This design comes from an exercise in tuning for small area, a short achievable clock period and few clock cycles on the open sky130 flow, not from production work. Only simulation tests tie the RTL to the original design; equivalence was not proved. The series may have gaps, and a smaller design here may also do less where the tests do not look.

--- flow/design.v: outline only ---
// module cpu: 210 lines
// module Mul: 1278 lines
// module BoothEnc: 13 lines
// module FA: 6 lines
// module HA: 6 lines
// module BoothPP: 7 lines
// module AO22: 5 lines
// module XOR2: 5 lines
// module AO222: 5 lines
// module NAND11: 5 lines
// module KSAdd: 29 lines
// module AND2: 5 lines
// module AO21: 5 lines
// module CarryTree: 27 lines
// module OR2: 5 lines
module cpu(clk, reset, imem_addr, imem_data, dmem_addr, dmem_we, dmem_wdata, dmem_rdata, done);
  // ...
==> flow/flow/run.sh <==
#!/bin/bash
# The standard layout, with two changes after the standard synthesis:
#  - timing repair aims MARGIN ns below the clock period (the SDC is unchanged);
#  - the clkdlybuf4s* delay cells are not used, so the port buffers that
#    buffer_ports inserts are plain buffers instead of delay cells.
set -euo pipefail
MARGIN=${MARGIN:-6.2}
DONT_USE="sky130_fd_sc_hd__probe_p_8 sky130_fd_sc_hd__probec_p_8 sky130_fd_sc_hd__lpflow_bleeder_1 sky130_fd_sc_hd__lpflow_clkbufkapwr_1 sky130_fd_sc_hd__lpflow_clkbufkapwr_16 sky130_fd_sc_hd__lpflow_clkbufkapwr_2 sky130_fd_sc_hd__lpflow_clkbufkapwr_4 sky130_fd_sc_hd__lpflow_clkbufkapwr_8 sky130_fd_sc_hd__lpflow_clkinvkapwr_1 sky130_fd_sc_hd__lpflow_clkinvkapwr_16 sky130_fd_sc_hd__lpflow_clkinvkapwr_2 sky130_fd_sc_hd__lpflow_clkinvkapwr_4 sky130_fd_sc_hd__lpflow_clkinvkapwr_8 sky130_fd_sc_hd__lpflow_decapkapwr_12 sky130_fd_sc_hd__lpflow_decapkapwr_3 sky130_fd_sc_hd__lpflow_decapkapwr_4 sky130_fd_sc_hd__lpflow_decapkapwr_6 sky130_fd_sc_hd__lpflow_decapkapwr_8 sky130_fd_sc_hd__lpflow_inputiso0n_1 sky130_fd_sc_hd__lpflow_inputiso0p_1 sky130_fd_sc_hd__lpflow_inputiso1n_1 sky130_fd_sc_hd__lpflow_inputiso1p_1 sky130_fd_sc_hd__lpflow_inputisolatch_1 sky130_fd_sc_hd__lpflow_isobufsrc_1 sky130_fd_sc_hd__lpflow_isobufsrc_16 sky130_fd_sc_hd__lpflow_isobufsrc_2 sky130_fd_sc_hd__lpflow_isobufsrc_4 sky130_fd_sc_hd__lpflow_isobufsrc_8 sky130_fd_sc_hd__lpflow_isobufsrckapwr_16 sky130_fd_sc_hd__lpflow_lsbuf_lh_hl_isowell_tap_1 sky130_fd_sc_hd__lpflow_lsbuf_lh_hl_isowell_tap_2 sky130_fd_sc_hd__lpflow_lsbuf_lh_hl_isowell_tap_4 sky130_fd_sc_hd__lpflow_lsbuf_lh_isowell_4 sky130_fd_sc_hd__lpflow_lsbuf_lh_isowell_tap_1 sky130_fd_sc_hd__lpflow_lsbuf_lh_isowell_tap_2 sky130_fd_sc_hd__lpflow_lsbuf_lh_isowell_tap_4"
DONT_USE="$DONT_USE sky130_fd_sc_hd__clkdlybuf4s15_1 sky130_fd_sc_hd__clkdlybuf4s15_2 sky130_fd_sc_hd__clkdlybuf4s18_1 sky130_fd_sc_hd__clkdlybuf4s18_2 sky130_fd_sc_hd__clkdlybuf4s25_1 sky130_fd_sc_hd__clkdlybuf4s25_2 sky130_fd_sc_hd__clkdlybuf4s50_1 sky130_fd_sc_hd__clkdlybuf4s50_2"
# standard synthesis, unchanged
bash standard.sh synth > synth.log 2>&1
# floorplan to final layout
bash standard.sh "SETUP_SLACK_MARGIN=$MARGIN" "DONT_USE_CELLS=$DONT_USE" finish > layout.log 2>&1
==> flow/standard.sh <==
#!/bin/bash
# synth_recipe.tcl (not shown) runs the flow's synth.tcl, then flattens the netlist and writes it again
# the make line also repeats each setting of config.mk as NAME=value (left out here)
make -C /OpenROAD-flow-scripts/flow DESIGN_CONFIG=/design/flow/config.mk WORK_HOME=/design/flow/orfs CLKGATE_MAP_FILE= SYNTH_SCRIPT=/design/flow/synth_recipe.tcl "${@:-finish}"
==> flow/config.mk <==
export PLATFORM = sky130hd
export DESIGN_NAME = cpu
export DESIGN_NICKNAME = cpu
export VERILOG_FILES = /design/flow/design.v
export SDC_FILE = /design/flow/constraint.sdc
export NUM_CORES = 4
export LEC_CHECK = 0
export CAP_MARGIN = 20
export CORE_MARGIN = 2
export CORE_UTILIZATION = 65
export CTS_BUF_LIST = sky130_fd_sc_hd__clkbuf_16
export CTS_CLUSTER_DIAMETER = 100
export CTS_CLUSTER_SIZE = 32
export SLEW_MARGIN = 20
export SYNTH_HIERARCHICAL = 1
export SYNTH_MINIMUM_KEEP_SIZE = 0
==> flow/constraint.sdc <==
create_clock -name core_clock -period 10.0 [get_ports {clk}]
set_input_delay 2.0000 -clock core_clock [delete_from_list [all_inputs] [get_ports {clk}]]
set_output_delay 2.0000 -clock core_clock [all_outputs]
set_load 0.01 [all_outputs]
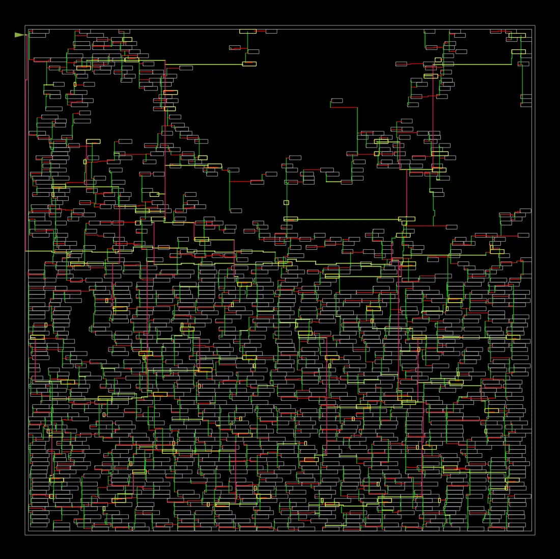
(run_1/clock_nets.png)
CTS sink cnt: 1433
TritonCTS buffer count: 55
worst-skew pair later-pin latency: 0.75 ns
Seq cells: 1433
Clock Skew: 0.0584 ns

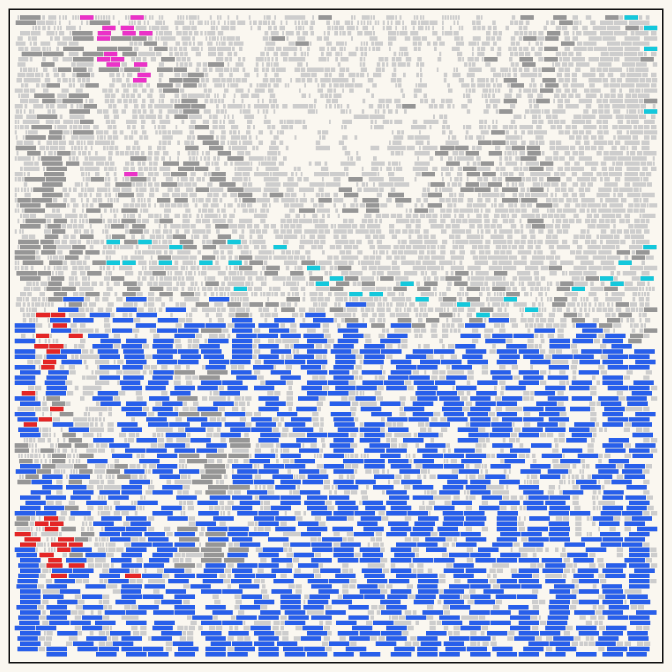
(run_1/ff_map.png)
Other sequential cells in the stronger gray, the rest of the logic in the fainter gray.
e_addr -> magenta  # flops 16, where upper left
s1 -> red  # flops 31, where lower left
w_z -> cyan  # flops 32
R -> blue  # flops 992

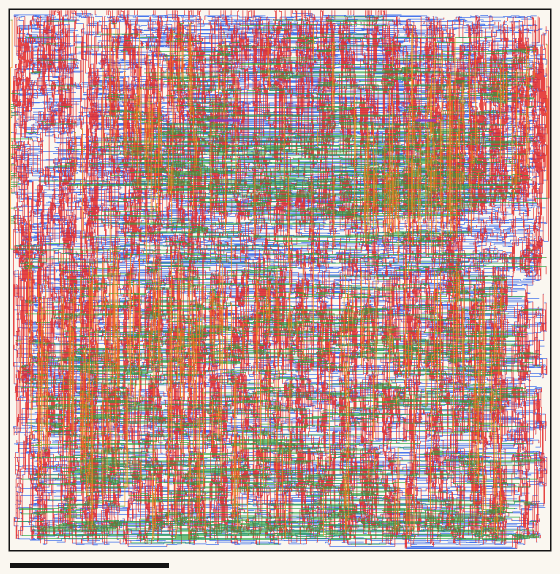
(run_1/layers.png)
Bar = 100 um.
M3 -> green  # wire length 40.0 mm
M4 -> orange  # wire length 16100 um
M1 -> blue  # wire length 92.3 mm
M2 -> red  # wire length 112 mm
M5 -> purple  # wire length 28.5 um

==> run notes, run 1 <==
- Initial Utilization: 0.654
- RePlAce Congestion: 1.01
- Final Max Tran Viols: 0
- Core area: 112000 um^2
- Placed cell area: 75800 um^2
- Crit-path cells: buf_12 -> mux4_2 -> mux2_4 -> nand2b_4 -> a2111oi_4 -> nand4_1 -> nor4_4 -> mux2i_4 -> buf_6 -> mux2i_4 -> buf_6 -> o21ai_1 -> a31oi_1
- Relative slew slack: 0.124
- Hold path depth: 0
- Outcome: complete, no violations
- Inst Count DP: 7207
- Gr ovfl total: 0
- Crit-path slowest cell: nor4_4
- Mapped Cells: about 5600
- Clock buffer depth: 3
- Initial antenna violation count: 4
- First-pass GRT wire length: 369000 um
- Hold WS: 0.380 ns
- WL/cell: 34.7 um
- GRT Overall Usage: 0.433
- Drt drc: 0
- Htree depth: 2
- Nets: 6366
- Core Util, Final: 0.718
- First-pass DRT Iterations: 14
- Max reg flops: 992
- Hold Violations, Final: 0
- Layout area overhead: 9.82%
- Crit-path max FO: 7
- DR vias/cell: 7.71
- Commonest non-fill, non-tap cell in the layout: edfxtp_1
- Most frequent cells in the layout: edfxtp_1 (1067), a222oi_1 (642), xor2_1 (380)
- Hold Crit Class: reg -> reg
- Achievable frequency: 259 MHz
- Port bufs: ~130
- Hold buffers post-CTS: 0
- Kind of critical path: reg -> reg
- Critical Path AT: ~4.5 ns
- Final worst slack: about 6.1 ns
- Die Width: 340 um
- Routed Antenna Nets: 0
- Final cell count without fillers: 7504
Testbench counts for the RTL of run 1, summed over its fixed seeds: cycles 51,781.
[run 1: layout make-up]
type,instances,area (um^2),share of cell area
multi-input combinational,3845,33800,0.420
clock buffer,56,1400,0.0174
inverter,112,428,0.00531
sequential,1433,39600,0.492
timing repair inverter,1,5.00,0.0000622
tap,1500,1880,0.0233
clock inverter,48,372,0.00462
antenna,6,15.0,0.000186
timing repair buffer,503,3000,0.0373
[run 1: critical path: cells and delay by family, from the launching register on]
kind / cells / cell delay (ns)
compound gates: 3 / 0.50
buf+inv: 3 / 0.44
flops: 1 / 0.44
mux: 4 / 1.45
simple gates: 3 / 0.95
[run 1: routing by layer]
layer,part of all wire,wire length [um],up-vias,GRT usage
li1,-,-,23500,-
met3,0.15,40000,838,0.120
met2,0.43,112000,5130,0.628
met4,0.062,16100,4,0.228
met5,0.00011,28,-,0
met1,0.35,92300,28400,0.600
[run 1: timing repair]
item,in CTS,in global routing
gates cloned,5,3
setup endpoints to repair,843,342
buffers inserted,67,110
resized for setup,271,274
pin swaps,21,77
==> run_1/m2.png <==
Bar = 100 um.
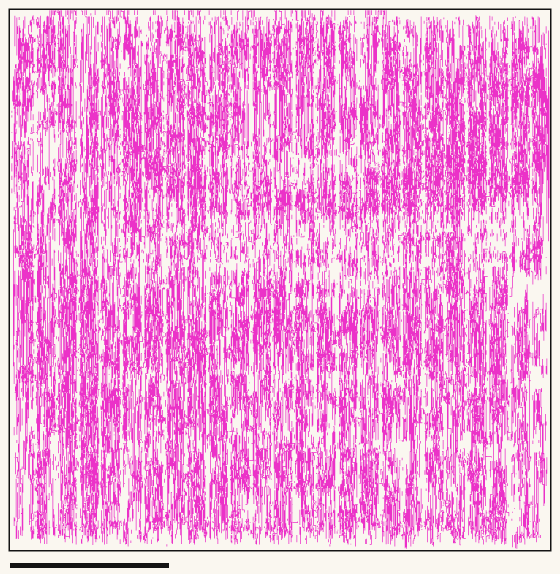

--- run 2 (diff from run 1) ---
--- a/flow/config.mk
+++ b/flow/config.mk
@@ -9,8 +9,8 @@
 export CORE_MARGIN = 2
 export CORE_UTILIZATION = 65
 export CTS_BUF_LIST = sky130_fd_sc_hd__clkbuf_16
-export CTS_CLUSTER_DIAMETER = 100
-export CTS_CLUSTER_SIZE = 32
+export CTS_CLUSTER_DIAMETER = 80
+export CTS_CLUSTER_SIZE = 28
 export SLEW_MARGIN = 20
 export SYNTH_HIERARCHICAL = 1
 export SYNTH_MINIMUM_KEEP_SIZE = 0
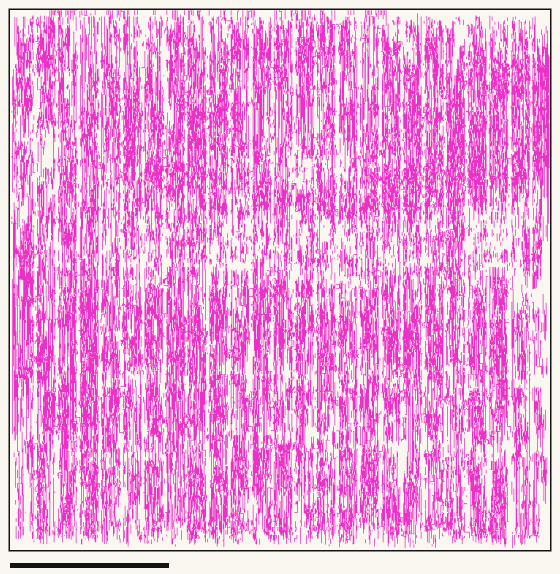
(run_2/m2.png)
Bar = 100 um.
nets with wire on the layer = 5698
longest straight run = 133 um
share of all routed wire = 43%
wire length on this layer = 112 mm

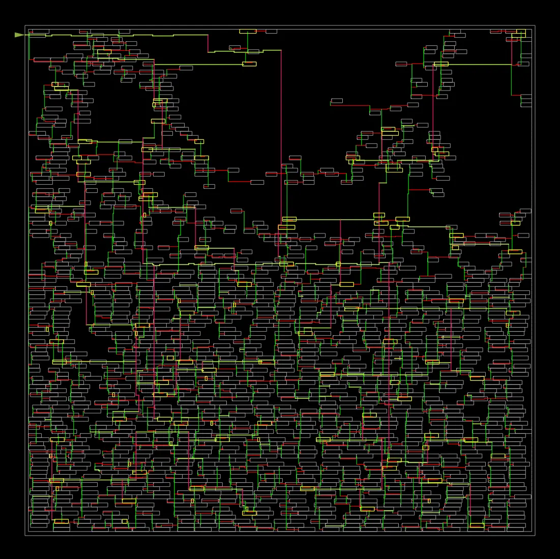
(run_2/clock_nets.png)
worst-skew pair later-pin latency: 0.72 ns

==> run 2 against run 1 <==
  * Critical path depth fell by 3
  * Non-clock buffer count fell by 19
  * Register-to-register slack got worse by 0.02 ns
  * Critical endpoint is now e_bs2[12]
  * Critical path type unchanged
  * Die area did not move
  * Final cell count did not move
  * Sequential share of layout area fell by 0.18 points
  * Maximum frequency fell by 0.52%
==> run notes, run 2 <==
- First-pass DRT Iterations: 15 (+1)
- DR vias/cell: 7.70 (-0.14%)
- Initial antenna violation count: 10 (+6)
- Kind of critical path: reg -> reg
- Most frequent cells in the layout: edfxtp_1 (1067), a222oi_1 (642), xor2_1 (383)
- Critical Path AT: 4.43 ns (-0.10 ns)
- Crit-path max FO: 25 (+18)
- Routed Antenna Nets: 0 (unchanged)
- Achievable frequency: 257 MHz (-0.52%)
- Port bufs: 127 (unchanged)
- Layout area overhead: 10.2%
- RePlAce Congestion: 1.01 (unchanged)
- Final Max Tran Viols: 0 (unchanged)
- Outcome: complete, no violations
- Htree depth: 3 (+1)
- Clock Skew: 0.0683 ns (+0.00987 ns)
- Clock buffer depth: 3 (unchanged)
- Inst Count DP: 7207 (unchanged)
- Die Width: 340 um (unchanged)
- Crit-path slowest cell: buf_2
- Max reg flops: 992 (unchanged)
- Commonest non-fill, non-tap cell in the layout: edfxtp_1
- First-pass GRT wire length: 370000 um (+0.30%)
- WP buf/inv: 1 (-2)
-- run 2: per-stage QoR --
step	util	hold slack [ns]
detailed placement	0.676	0.352
CTS	0.706	0.376
global placement	0.675	0.348
global route	0.720	0.389
floorplan	-	0.339
finish	0.720	0.376
-- run 2: per-layer routing --
metal  GRT usage  wire length (um)  share of wire  vias up
met4       0.232             16100          0.062       10
met2       0.631            112000           0.43     4997
li1            -                 -              -    23500
met1       0.597             92100           0.35    28400
met5           0               248        0.00095        -
met3       0.126             39600           0.15      883
-- run 2: what timing repair did --
action | in CTS | in global routing
buffers inserted | 68 | 89
cloned | 5 | 3
endpoints found under the setup margin | 905 | 631
hold endpoints to repair | 0 | 0
gates resized for setup | 284 | 258
pin swaps | 25 | 71
hold buffers | 0 | 0
-- run 2: final cells by class --
class                   instances  area [um^2]  area share
diodes                         17         42.5    0.000526
clock buffers                  70         1750      0.0217
clock inverters                43          444     0.00550
inverters                     112          428     0.00530
multi-input cells            3844        33800       0.418
flip-flops and latches       1433        39600       0.490
well taps                    1500         1880      0.0232
repair buffers                484         2880      0.0356
repair inverters                1         5.00   0.0000619
==> run_2/m4.png <==
Bar = 100 um. Supply wires on this layer in gray.
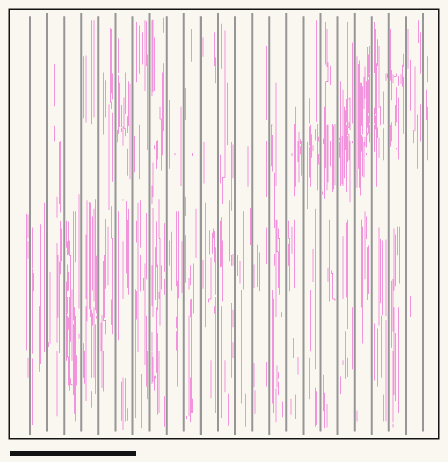

--- run 3 (diff from run 2) ---
--- a/flow/config.mk
+++ b/flow/config.mk
@@ -5,12 +5,12 @@
 export SDC_FILE = /design/flow/constraint.sdc
 export NUM_CORES = 4
 export LEC_CHECK = 0
-export CAP_MARGIN = 20
+export CAP_MARGIN = 10
 export CORE_MARGIN = 2
 export CORE_UTILIZATION = 65
 export CTS_BUF_LIST = sky130_fd_sc_hd__clkbuf_16
 export CTS_CLUSTER_DIAMETER = 80
 export CTS_CLUSTER_SIZE = 28
-export SLEW_MARGIN = 20
+export SLEW_MARGIN = 10
 export SYNTH_HIERARCHICAL = 1
 export SYNTH_MINIMUM_KEEP_SIZE = 0
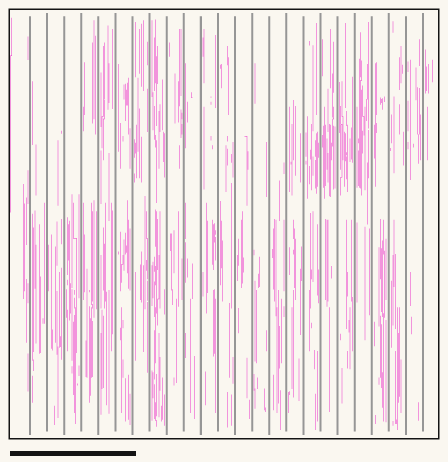
(run_3/m4.png)
Bar = 100 um. Supply wires on this layer in gray.
longest straight run = 124 um
wire length on this layer = 17800 um
share of all routed wire = 6.8%
nets with wire on the layer = 370
main direction = vertical

==> run 3 against run 2 <==
  * Critical path depth stayed put
  * Register-to-register slack worse by 0.06 ns
  * Global-route usage is 0.095 points higher
  * Clock skew is 0.012 ns lower
  * Maximum frequency is 1.5% lower
  * Design area is 0.19% lower
  * Critical path type unchanged
==> run notes, run 3 <==
- Outcome: complete, no violations
- Commonest non-fill, non-tap cell in the layout: edfxtp_1
- Port bufs: 127 (unchanged)
- Kind of critical path: reg -> reg
- Worst-skew pair later-pin latency: 0.72 ns (about the same)
- Hold Crit Class: reg -> reg
- Crit-path max FO: 23 (-8.0%)
- First-pass DRT Iterations: 17 (+2)
- Met3 usage: 0.124 (-0.00140)
- DR vias/cell: 7.74 (+0.43%)
- Achievable frequency: 253 MHz (-1.5%)
- Crit-path slowest cell: a31oi_1
- Most frequent cells in the layout: edfxtp_1 (1067), a222oi_1 (642), xor2_1 (388)
- Initial Utilization: 0.654
- Routed Antenna Nets: 0 (unchanged)
- Final Max Tran Viols: 0 (unchanged)
- Critical Path AT: 4.52 ns (+0.09 ns)
- First-pass GRT wire length: 370000 um (+0.13%)
- Clock buffer depth: 3 (unchanged)
- RePlAce Congestion: 1.01 (unchanged)
- Die Width: 340 um (unchanged)
- Fraction of layout cells with a size suffix above 1: 0.128
- Htree depth: 3 (unchanged)
- Clock Skew: 0.0564 ns (-0.0119 ns)
- DRT iter0 DRCs: about 12000
- Met2 GRT Util: 0.627 (-0.00424)
- Met1 GRT Util: 0.598 (+0.00151)
- Layout area overhead: 9.99%
- Multi-input logic area: 33600 um^2 (-0.40%)
- Initial antenna violation count: 10 (unchanged)
- Layer carrying the most global-route usage: met2
- Max reg flops: 992 (unchanged)
- FP Rows: around 120
- Post-Syn Area: 73300 um^2
- Register area: 39600 um^2 (about the same)
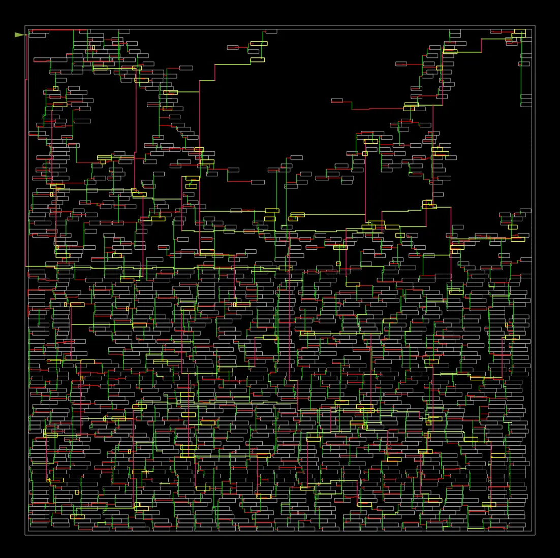
(run_3/clock_nets.png)
Layout clock buffers: 71
TritonCTS buffer count: 70

[run 3: timing repair]
action / CTS / global route
hold buffers: 0 / 0
cloned: 4 / 1
endpoints found under the setup margin: 950 / 383
gates resized for setup: 272 / 245
pin swaps: 19 / 61
setup buffers: 64 / 88
endpoints found under the hold margin: 0 / 0
[run 3: stage by stage]
stage,worst slack (ns),instances,hold WS [ns],utilization
4_1_cts,6.07,7384,0.376,0.706
5_1_grt,6.01,7475,0.396,0.719
6_report,6.05,7481,0.379,0.719
3_5_place_dp,4.40,7204,0.352,0.675
2_1_floorplan,5.80,5641,0.339,-
3_3_place_gp,4.47,7203,0.348,0.675
[run 3: area by class of cell]
type / instances / area share
Inverter: 112 / 0.00529
Multi-Input combinational cell: 3844 / 0.417
Timing Repair Buffer: 473 / 0.0349
Timing Repair inverter: 1 / 0.0000621
Tap cell: 1500 / 0.0233
Clock buffer: 71 / 0.0220
Antenna cell: 6 / 0.000186
Clock inverter: 41 / 0.00622
Sequential cell: 1433 / 0.491
[run 3: per-layer routing]
layer	vias up	wire length (um)	share of wire
met5	-	86	0.00033
met4	12	17800	0.068
met3	948	40300	0.15
met2	5120	110000	0.42
met1	28300	91600	0.35
li1	23500	-	-
==> run_3/ff_map.png <==
Other sequential cells in the stronger gray, the rest of the logic in the fainter gray.
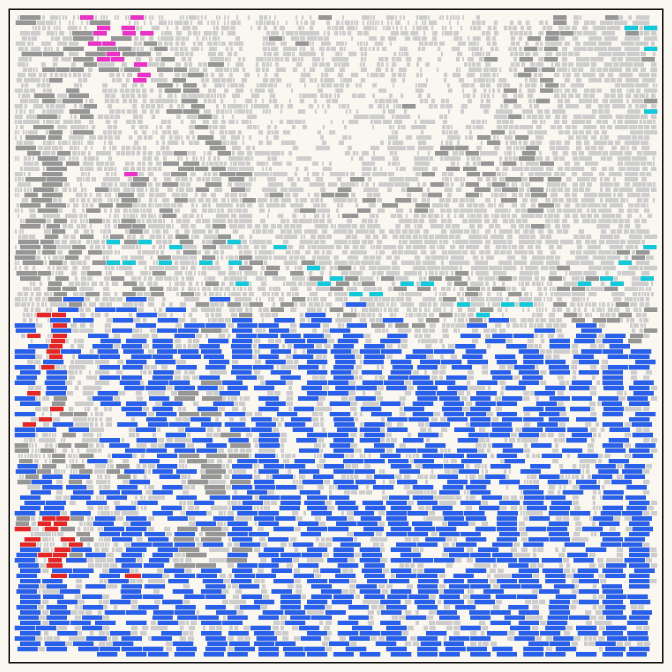

--- run 4 (diff from run 3) ---
--- a/flow/design.v
+++ b/flow/design.v
@@ -101,12 +101,7 @@
     end
   endgenerate
   wire [31:0] w_sum = w_s + {w_c[30:0], 1'b0};
-  wire m1e = e_valid & (e_dest == d_rb);
-  wire m1w = w_valid & (w_dest == d_rb);
-  wire m1x = x_valid & (x_dest == d_rb);
-  wire m2e = e_valid & (e_dest == ir_r2);
-  wire m2w = w_valid & (w_dest == ir_r2);
-  wire m2x = x_valid & (x_dest == ir_r2);
+  reg m1e, m1w, m1x, m2e, m2w, m2x;
   wire [31:0] v1r = m1w ? w_x : m1x ? x_res : rf1;
   wire [31:0] v1 = m1e ? e_fwd : v1r;
   wire [31:0] v2 = m2e ? e_fwd : m2w ? w_x : m2x ? x_res : rf2;
@@ -129,6 +124,20 @@
   wire d_redirect = d_go & d_br & (cond != ir_pred);
   wire [4:0] s1_addr = d_stall ? d_rb : imem_data[22:18];
   wire [4:0] s2_addr = d_stall ? ir_r2 : f_r2;
+  wire d_ewr = d_go & d_wr;   
+  always @(posedge clk) begin
+    if (reset) begin
+      m1e <= 1'b0; m1w <= 1'b0; m1x <= 1'b0;
+      m2e <= 1'b0; m2w <= 1'b0; m2x <= 1'b0;
+    end else begin
+      m1e <= d_ewr & (d_ra == s1_addr);
+      m1w <= e_valid & (e_dest == s1_addr);
+      m1x <= w_valid & (w_dest == s1_addr);
+      m2e <= d_ewr & (d_ra == s2_addr);
+      m2w <= e_valid & (e_dest == s2_addr);
+      m2x <= w_valid & (w_dest == s2_addr);
+    end
+  end
   always @(posedge clk) begin
     if (reset) begin
       pc <= 12'd0;
==> flow/config.mk (replaced) <==
export PLATFORM = sky130hd
export DESIGN_NAME = cpu
export DESIGN_NICKNAME = cpu
export VERILOG_FILES = /design/flow/design.v
export SDC_FILE = /design/flow/constraint.sdc
export NUM_CORES = 4
export LEC_CHECK = 0
export CAP_MARGIN = 20
export CORE_MARGIN = 2
export CORE_UTILIZATION = 65
export CTS_BUF_LIST = sky130_fd_sc_hd__clkbuf_16
export CTS_CLUSTER_DIAMETER = 80
export CTS_CLUSTER_SIZE = 24
export SLEW_MARGIN = 20
export SYNTH_HIERARCHICAL = 1
export SYNTH_MINIMUM_KEEP_SIZE = 0
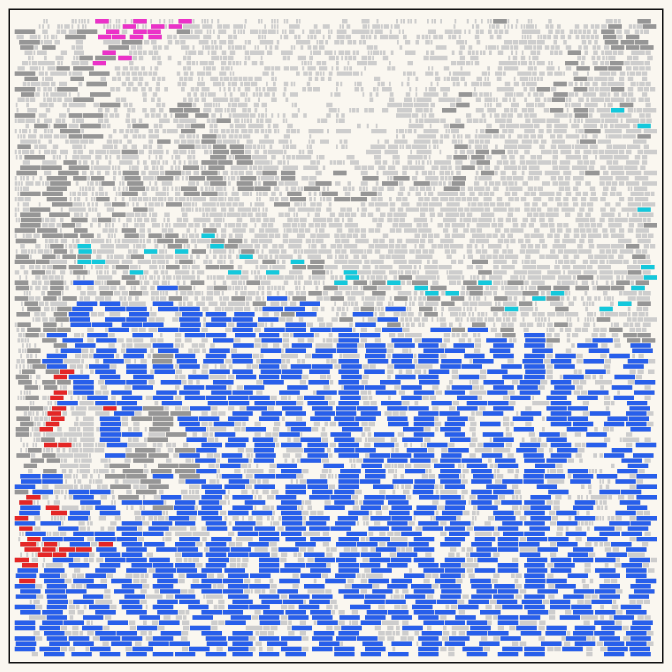
(run_4/ff_map.png)
Other sequential cells in the stronger gray, the rest of the logic in the fainter gray.
R -> blue  # flops 992
s1 -> red  # flops 31, where lower left
w_z -> cyan  # flops 32, where a band across the middle
e_addr -> magenta  # flops 16, where upper left
not colored = 368
Core Util, Final: 0.725

==> run 4 against run 3 <==
  * Critical path depth rose by 3
  * Clock skew shrank 0.0032 ns
  * Maximum frequency decreased by 2.0%
  * Area after synthesis down 0.46%
  * Sequential share of layout area increased by 0.34 points
  * Die area down 0.45%
==> run notes, run 4 <==
- Layout clock buffers: 74 (+4.2%)
- FP Rows: 122 (-0.81%)
- Commonest non-fill, non-tap cell in the layout: edfxtp_1
- Number of non-clock buffers: 501 (+5.9%)
- Diode count: 3 (-3)
- Routed met1 length: 90800 um (-0.84%)
- Clock-cell share: 0.0277 (-0.000529)
- Well tap count: 1488 (-0.80%)
- Non-clock inverters: 112 (-0.88%)
- Clock Skew: 0.0532 ns (-0.00320 ns)
- Seq cells: 1439 (+0.42%)
- Multi-Input Combinational: 3800 (-1.1%)
- Critical Path AT: 4.63 ns (+0.11 ns)
- Data buffer area share: 0.0360 (+0.00110)
- Worst-skew pair later-pin latency: 0.72 ns (about the same)
- Post-Syn Area: 73000 um^2 (-0.46%)
- Setup Buffers After CTS: 75 (+17%)
- Routed Antenna Nets: 0 (unchanged)
- First-pass DRT Iterations: 15 (-2)
- DR vias/cell: 7.65 (-1.1%)
- RePlAce Congestion: 0.953 (-6.0%)
- Crit-path slowest cell: dfxtp_4
- TritonCTS buffer count: 73 (+4.3%)
- Register area: 39800 um^2 (+0.46%)
- Outcome: complete, no violations
- Met2 wire len: 109000 um (-1.3%)
- Htree depth: 3 (unchanged)
- Port bufs: 127 (unchanged)
- Multi-input logic area: 33300 um^2 (-1.1%)
- Fraction of area in registers: 0.494 (+0.00335)
- First-pass GRT wire length: 367000 um (-1.0%)
- Top Layer Used: met5
- Top cell category: sequential cells
- Crit-path max FO: 15 (-35%)
Testbench counts for the RTL of run 4, summed over its fixed seeds: cycles 51,781.
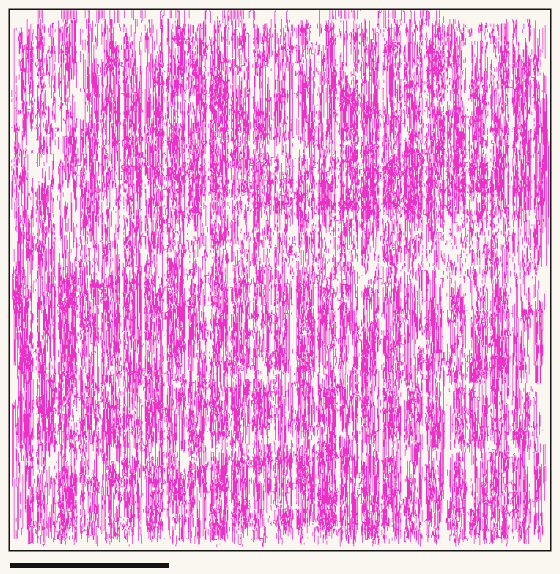
(run_4/m2.png)
Bar = 100 um.
main direction = vertical
longest straight run = 94.5 um
share of all routed wire = 42%
final WL: 258000 um
met2 GRT Util: 0.609
via count: 57200

run 4: changes by cell type in the layout (fill, tap and decap cells not counted), sizes merged, moves of 11 or more:
cell and change:
a211oi -29, a21oi +18, a31oi -20, buf +34, inv +15, mux2 -20, mux2i +14, nand2 +22
nand2b +11, nor2 +15, nor3 -12, o211ai -28, o21ai +26
run 4: per-stage QoR:
step | cells | setup WS (ns) | utilization | hold slack, ns
final | 7469 | 5.97 | 0.725 | 0.402
after global routing | 7466 | 5.93 | 0.725 | 0.405
after CTS | 7362 | 5.92 | 0.711 | 0.398
after detailed placement | 7161 | 4.31 | 0.680 | 0.387
after global placement | 7157 | 4.40 | 0.679 | 0.386
after floorplan | 5599 | 5.71 | - | 0.374
run 4: per-layer routing:
layer | up-vias | GRT usage
li1 | 23200 | -
met1 | 27900 | 0.598
met2 | 5165 | 0.609
met3 | 849 | 0.142
met4 | 12 | 0.232
met5 | - | 0.0225
==> run_4/clock_nets.png <==
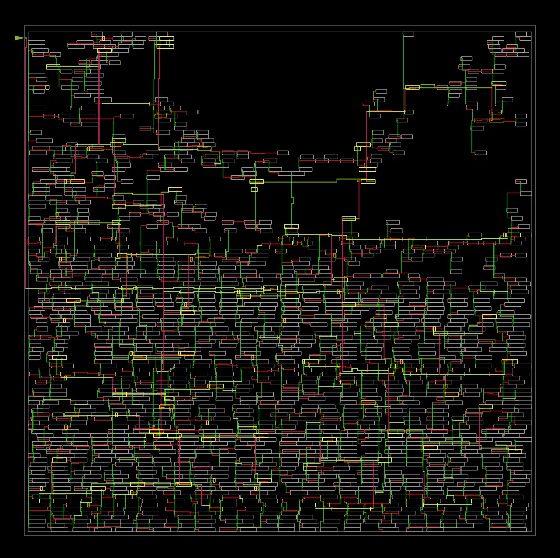

--- run 5 (diff from run 4) ---
--- a/flow/flow/run.sh
+++ b/flow/flow/run.sh
@@ -4,7 +4,7 @@
 #  - the clkdlybuf4s* delay cells are not used, so the port buffers that
 #    buffer_ports inserts are plain buffers instead of delay cells.
 set -euo pipefail
-MARGIN=${MARGIN:-6.2}
+MARGIN=${MARGIN:-6.0}
 DONT_USE="sky130_fd_sc_hd__probe_p_8 sky130_fd_sc_hd__probec_p_8 sky130_fd_sc_hd__lpflow_bleeder_1 sky130_fd_sc_hd__lpflow_clkbufkapwr_1 sky130_fd_sc_hd__lpflow_clkbufkapwr_16 sky130_fd_sc_hd__lpflow_clkbufkapwr_2 sky130_fd_sc_hd__lpflow_clkbufkapwr_4 sky130_fd_sc_hd__lpflow_clkbufkapwr_8 sky130_fd_sc_hd__lpflow_clkinvkapwr_1 sky130_fd_sc_hd__lpflow_clkinvkapwr_16 sky130_fd_sc_hd__lpflow_clkinvkapwr_2 sky130_fd_sc_hd__lpflow_clkinvkapwr_4 sky130_fd_sc_hd__lpflow_clkinvkapwr_8 sky130_fd_sc_hd__lpflow_decapkapwr_12 sky130_fd_sc_hd__lpflow_decapkapwr_3 sky130_fd_sc_hd__lpflow_decapkapwr_4 sky130_fd_sc_hd__lpflow_decapkapwr_6 sky130_fd_sc_hd__lpflow_decapkapwr_8 sky130_fd_sc_hd__lpflow_inputiso0n_1 sky130_fd_sc_hd__lpflow_inputiso0p_1 sky130_fd_sc_hd__lpflow_inputiso1n_1 sky130_fd_sc_hd__lpflow_inputiso1p_1 sky130_fd_sc_hd__lpflow_inputisolatch_1 sky130_fd_sc_hd__lpflow_isobufsrc_1 sky130_fd_sc_hd__lpflow_isobufsrc_16 sky130_fd_sc_hd__lpflow_isobufsrc_2 sky130_fd_sc_hd__lpflow_isobufsrc_4 sky130_fd_sc_hd__lpflow_isobufsrc_8 sky130_fd_sc_hd__lpflow_isobufsrckapwr_16 sky130_fd_sc_hd__lpflow_lsbuf_lh_hl_isowell_tap_1 sky130_fd_sc_hd__lpflow_lsbuf_lh_hl_isowell_tap_2 sky130_fd_sc_hd__lpflow_lsbuf_lh_hl_isowell_tap_4 sky130_fd_sc_hd__lpflow_lsbuf_lh_isowell_4 sky130_fd_sc_hd__lpflow_lsbuf_lh_isowell_tap_1 sky130_fd_sc_hd__lpflow_lsbuf_lh_isowell_tap_2 sky130_fd_sc_hd__lpflow_lsbuf_lh_isowell_tap_4"
 DONT_USE="$DONT_USE sky130_fd_sc_hd__clkdlybuf4s15_1 sky130_fd_sc_hd__clkdlybuf4s15_2 sky130_fd_sc_hd__clkdlybuf4s18_1 sky130_fd_sc_hd__clkdlybuf4s18_2 sky130_fd_sc_hd__clkdlybuf4s25_1 sky130_fd_sc_hd__clkdlybuf4s25_2 sky130_fd_sc_hd__clkdlybuf4s50_1 sky130_fd_sc_hd__clkdlybuf4s50_2"
 # standard synthesis, unchanged
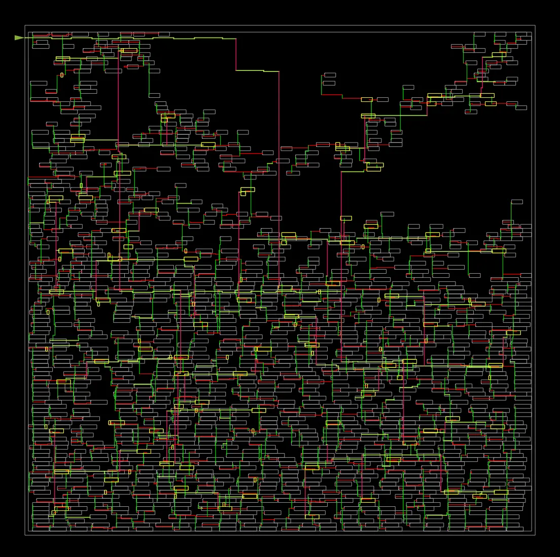
(run_5/clock_nets.png)
Seq cells: 1439
Layout clock buffers: 75
CTS sink cnt: 1439
TritonCTS buffer count: 73

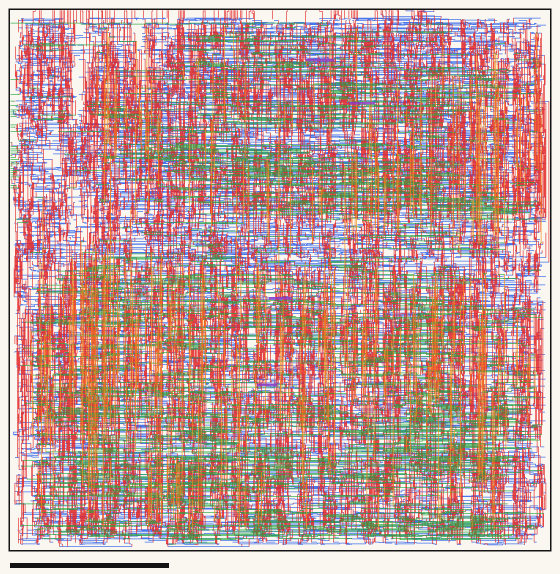
(run_5/layers.png)
Bar = 100 um.
WL/cell: 34.1 um
via count: 56600
GRT Overall Usage: 0.429

==> run 5 against run 4 <==
  * Hold slack worse by 0.0053 ns
  * Critical path type unchanged
  * Highest routed layer unchanged
  * Die area stayed put
  * Worst setup slack worse by 0.12 ns
  * Critical path depth is 1 higher
  * Non-clock buffer count is 49 lower
  * Count of clock-buffer cells in the layout is 1 higher
  * Via count is 1.0% lower
  * Critical endpoint is now pc[11]
==> run notes, run 5 <==
- Hold Violations, Final: 0
- Crit-path slowest cell: dfxtp_1
- WP buf/inv: 3
- Setup crit end kind: flip-flop
- DR vias/cell: 7.62 (-0.46%)
- Outcome: complete, no violations
- Routed Antenna Nets: 0 (unchanged)
- RePlAce Congestion: 1.00 (+5.3%)
- Clock Skew: 0.0600 ns (+0.00671 ns)
- Worst-skew pair later-pin latency: 0.72 ns (about the same)
- Met3 usage: 0.127 (-0.0147)
- Max reg flops: 992
- First-pass DRT Iterations: 17 (+2)
- HPWL Detailed: between 150000 and 200000 um
- Hold WS: 0.396 ns (-0.00528 ns)
- Critical Path RT: ~11 ns
- Final WL: 253000 um (-1.6%)
- Final Max Tran Viols: 0
- Cells on worst reg2reg path: 14
- Final worst slack: 5.85 ns (-0.119 ns)
- Met2 GRT Util: 0.612 (+0.00341)
- Largest net degree at the start of global routing: between 60 and 70
- Fin area: 79600 um^2
- Gr ovfl total: 0
- Clk root buf: clkbuf_16
- Hold Crit Class: reg -> reg
- Final cell count without fillers: 7426 (-0.58%)
- Dpl ws: 4.42 ns (+0.111 ns)
- Met1 GRT Util: 0.588 (-0.00983)
- Crit-path max FO: 32 (+17)
- Most frequent cells in the layout: edfxtp_1 (1067), a222oi_1 (640), xor2_1 (387)
- Port bufs: 127 (unchanged)
- Critical Path AT: 4.72 ns (+0.09 ns)
- Final period util: 0.415
- CTS tree: done
- FP Rows: 122 (unchanged)
- CP top delay family: compound AO/OA/AOI/OAI gates
- Commonest non-fill, non-tap cell in the layout: edfxtp_1
- Core Util, Final: 0.717 (-0.00800)
- Crit-path cells: buf_4 -> a22oi_1 -> nand4_1 -> a2111oi_4 -> buf_1 -> o31ai_1 -> o21ai_1 -> a311o_1 -> a21o_1 -> xor2_2 -> nand2_2 -> bufbuf_16 -> o2111ai_1 -> a21oi_1
- Ys Warns: 9
- Inst Count DP: 7176 (+0.21%)
- Core area: 111000 um^2
- Layer carrying the most global-route usage: met2
- Htree depth: 3 (unchanged)
- First-pass GRT wire length: 363000 um (-0.91%)
- Post-layout min period: 4.15 ns
- Post-Syn Area: 73000 um^2 (unchanged)
run 5: layout make-up:
cell class / count / area (um^2) / area share
Sequential cell: 1439 / 39700 / 0.499
Multi-Input combinational cell: 3801 / 32800 / 0.412
Timing Repair Buffer: 452 / 2580 / 0.0325
Clock buffer: 75 / 1880 / 0.0236
Tap cell: 1488 / 1860 / 0.0234
Inverter: 112 / 425 / 0.00535
Clock inverter: 51 / 364 / 0.00458
Antenna cell: 8 / 20.0 / 0.000252
run 5: repair_timing:
item                                    CTS  global route
gates resized for setup                 209           181
cloned                                    1             1
buffers inserted                         36            71
endpoints found under the setup margin  288           178
pin swaps                                15            40
run 5: layer usage:
layer  wire length [um]  part of all wire  vias to the layer above
met5                 55           0.00022                        -
met4              16700             0.066                        8
met3              38900              0.15                      802
met2             107000              0.42                     4868
met1              90500              0.36                    27700
li1                   -                 -                    23100
==> run_5/ff_map.png <==
Other sequential cells in the stronger gray, the rest of the logic in the fainter gray.
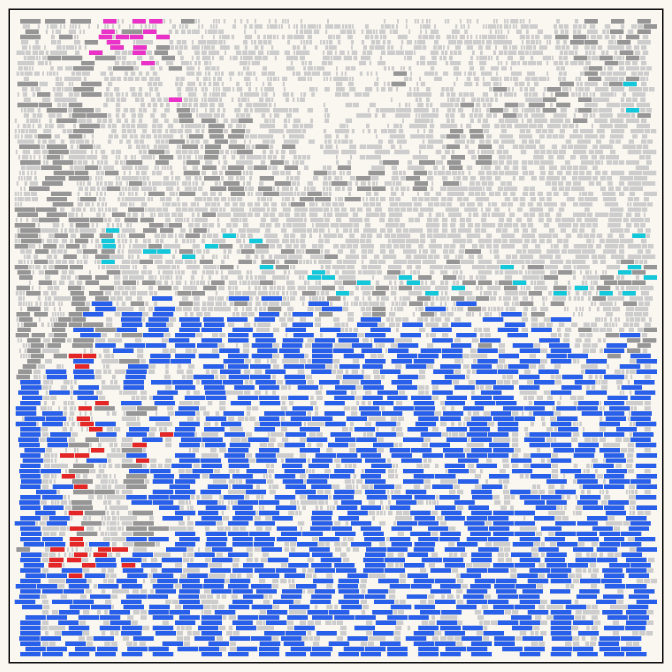

--- run 6 (diff from run 5) ---
--- a/flow/flow/run.sh
+++ b/flow/flow/run.sh
@@ -4,7 +4,7 @@
 #  - the clkdlybuf4s* delay cells are not used, so the port buffers that
 #    buffer_ports inserts are plain buffers instead of delay cells.
 set -euo pipefail
-MARGIN=${MARGIN:-6.0}
+MARGIN=${MARGIN:-6.2}
 DONT_USE="sky130_fd_sc_hd__probe_p_8 sky130_fd_sc_hd__probec_p_8 sky130_fd_sc_hd__lpflow_bleeder_1 sky130_fd_sc_hd__lpflow_clkbufkapwr_1 sky130_fd_sc_hd__lpflow_clkbufkapwr_16 sky130_fd_sc_hd__lpflow_clkbufkapwr_2 sky130_fd_sc_hd__lpflow_clkbufkapwr_4 sky130_fd_sc_hd__lpflow_clkbufkapwr_8 sky130_fd_sc_hd__lpflow_clkinvkapwr_1 sky130_fd_sc_hd__lpflow_clkinvkapwr_16 sky130_fd_sc_hd__lpflow_clkinvkapwr_2 sky130_fd_sc_hd__lpflow_clkinvkapwr_4 sky130_fd_sc_hd__lpflow_clkinvkapwr_8 sky130_fd_sc_hd__lpflow_decapkapwr_12 sky130_fd_sc_hd__lpflow_decapkapwr_3 sky130_fd_sc_hd__lpflow_decapkapwr_4 sky130_fd_sc_hd__lpflow_decapkapwr_6 sky130_fd_sc_hd__lpflow_decapkapwr_8 sky130_fd_sc_hd__lpflow_inputiso0n_1 sky130_fd_sc_hd__lpflow_inputiso0p_1 sky130_fd_sc_hd__lpflow_inputiso1n_1 sky130_fd_sc_hd__lpflow_inputiso1p_1 sky130_fd_sc_hd__lpflow_inputisolatch_1 sky130_fd_sc_hd__lpflow_isobufsrc_1 sky130_fd_sc_hd__lpflow_isobufsrc_16 sky130_fd_sc_hd__lpflow_isobufsrc_2 sky130_fd_sc_hd__lpflow_isobufsrc_4 sky130_fd_sc_hd__lpflow_isobufsrc_8 sky130_fd_sc_hd__lpflow_isobufsrckapwr_16 sky130_fd_sc_hd__lpflow_lsbuf_lh_hl_isowell_tap_1 sky130_fd_sc_hd__lpflow_lsbuf_lh_hl_isowell_tap_2 sky130_fd_sc_hd__lpflow_lsbuf_lh_hl_isowell_tap_4 sky130_fd_sc_hd__lpflow_lsbuf_lh_isowell_4 sky130_fd_sc_hd__lpflow_lsbuf_lh_isowell_tap_1 sky130_fd_sc_hd__lpflow_lsbuf_lh_isowell_tap_2 sky130_fd_sc_hd__lpflow_lsbuf_lh_isowell_tap_4"
 DONT_USE="$DONT_USE sky130_fd_sc_hd__clkdlybuf4s15_1 sky130_fd_sc_hd__clkdlybuf4s15_2 sky130_fd_sc_hd__clkdlybuf4s18_1 sky130_fd_sc_hd__clkdlybuf4s18_2 sky130_fd_sc_hd__clkdlybuf4s25_1 sky130_fd_sc_hd__clkdlybuf4s25_2 sky130_fd_sc_hd__clkdlybuf4s50_1 sky130_fd_sc_hd__clkdlybuf4s50_2"
 # standard synthesis, unchanged
--- a/flow/config.mk
+++ b/flow/config.mk
@@ -10,7 +10,7 @@
 export CORE_UTILIZATION = 65
 export CTS_BUF_LIST = sky130_fd_sc_hd__clkbuf_16
 export CTS_CLUSTER_DIAMETER = 80
-export CTS_CLUSTER_SIZE = 24
+export CTS_CLUSTER_SIZE = 28
 export SLEW_MARGIN = 20
 export SYNTH_HIERARCHICAL = 1
 export SYNTH_MINIMUM_KEEP_SIZE = 0
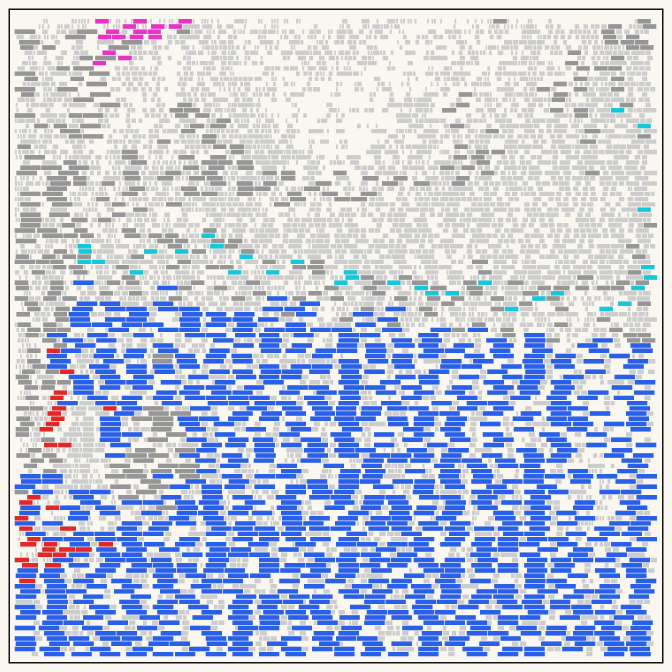
(run_6/ff_map.png)
Other sequential cells in the stronger gray, the rest of the logic in the fainter gray.
R -> blue  # flops 992
e_addr -> magenta  # flops 16, where upper left
w_z -> cyan  # flops 32, where a band across the middle
s1 -> red  # flops 31, where lower left
not colored = 368

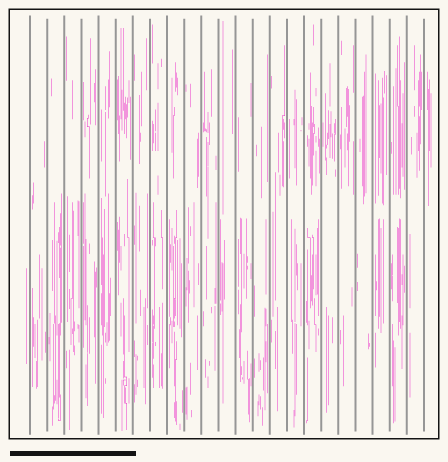
(run_6/m4.png)
Bar = 100 um. Supply wires on this layer in gray.
main direction = vertical
share of all routed wire = 6.1%

==> run 6 against run 5 <==
  * Still clean on timing, DRC and antenna
  * Die area did not move
  * Non-clock buffer count rose by 56
  * Synthesized cell count did not move
  * Maximum frequency rose by 4.0%
  * Critical path depth did not move
  * Wire length rose by 1.6%
  * Sequential cell count did not move
  * Final cell count rose by 0.58%
  * Via count rose by 0.93%
  * Sequential share of layout area fell by 0.37 points
  * Largest cell class unchanged
==> run notes, run 6 <==
- DR vias/cell: 7.64 (+0.35%)
- First-pass DRT Iterations: 21 (+4)
- TritonCTS buffer count: 67 (-8.2%)
- WL/cell: 34.5 um (+0.98%)
- GRT Overall Usage: 0.433 (+0.00416)
- Final WL: 257000 um (+1.6%)
- Met2 GRT Util: 0.612 (about the same)
- CTS tree: done
- Critical Path RT: 10.58 ns (about the same)
- Ys Warns: 9 (unchanged)
- Final Max Tran Viols: 0 (unchanged)
- Post-Syn Area: 73000 um^2 (unchanged)
- Multi-input logic area: 33200 um^2 (+1.4%)
- Hold WS: 0.406 ns (+0.00955 ns)
- Clk root buf: clkbuf_16
- Commonest non-fill, non-tap cell in the layout: edfxtp_1
- Routed Antenna Nets: 0 (unchanged)
- WL met3: 42200 um (+8.6%)
- Top Layer Used: met5
- Met2 wire len: 109000 um (+1.7%)
- Worst-skew pair later-pin latency: 0.70 ns (-0.02 ns)
- WP buf/inv: 2 (-1)
- Outcome: complete, no violations
- Final period util: 0.399 (-0.0158)
- CTS resizes: 313 (+50%)
- Crit-path max FO: 33 (+3.1%)
- Gr ovfl total: 0 (unchanged)
==> run 6: cell count changes in the layout (fill, tap and decap cells not counted), moves of 15 or more <==
| cell | delta |
|---|---|
| o21ai_0 | -21 |
| dfxtp_4 | +27 |
| buf_1 | +15 |
| buf_2 | +18 |
| buf_6 | +21 |
| dfxtp_1 | -23 |
==> run 6: cell type report <==
cell class	instances	area share
Sequential cell	1439	0.495
Multi-Input combinational cell	3800	0.414
Timing Repair Buffer	508	0.0366
Tap cell	1488	0.0232
Clock buffer	68	0.0212
Inverter	112	0.00540
Clock inverter	46	0.00492
Antenna cell	8	0.000249
==> run 6: metrics by stage <==
stage	instances	worst slack (ns)
global route	7463	5.91
floorplan	5599	5.71
detailed placement	7161	4.31
global placement	7157	4.40
finish	7469	6.01
CTS	7354	5.91

-- static timing again, ports no longer ideal --
The results above use ideal ports. As a check the final layouts listed here were re-extracted and re-timed, cells and wires unchanged. Step 1 assumes that a clkbuf_16 drives the clock port and a buf_2 every other input. Step 2 moves the port delays by t, midway between the first and last clock arrival at a register: inputs arrive t later, outputs are due t later. That takes back most of the time a late clock gives input paths. Slacks: ideal ports / drivers / drivers and shift; pairs: ideal ports / drivers.
run	t, ns	setup WS [ns]	worst hold slack (ns)	worst setup path at the end	worst slew at a driven data input, ns
run 1	0.797	6.135 / 6.135 / 5.477	0.380 / 0.380 / 0.380	input to register	0.05
run 2	0.766	6.115 / 6.115 / 5.530	0.376 / 0.376 / 0.376	input to register	0.05
run 3	0.770	6.054 / 6.054 / 5.518	0.379 / 0.379 / 0.379	input to register	0.05
run 4	0.773	5.972 / 5.972 / 5.377	0.402 / 0.402 / 0.402	input to register	0.05
run 5	0.770	5.853 / 5.853 / 5.300	0.396 / 0.396 / 0.396	input to register	0.07
run 6	0.755	6.011 / 6.011 / 5.390	0.406 / 0.406 / 0.406	input to register	0.06
After both steps setup and hold are still met in every run listed. For run 1, which loses most, drivers alone change the setup slack by 0.000 ns; drivers and shift together by -0.658 ns.
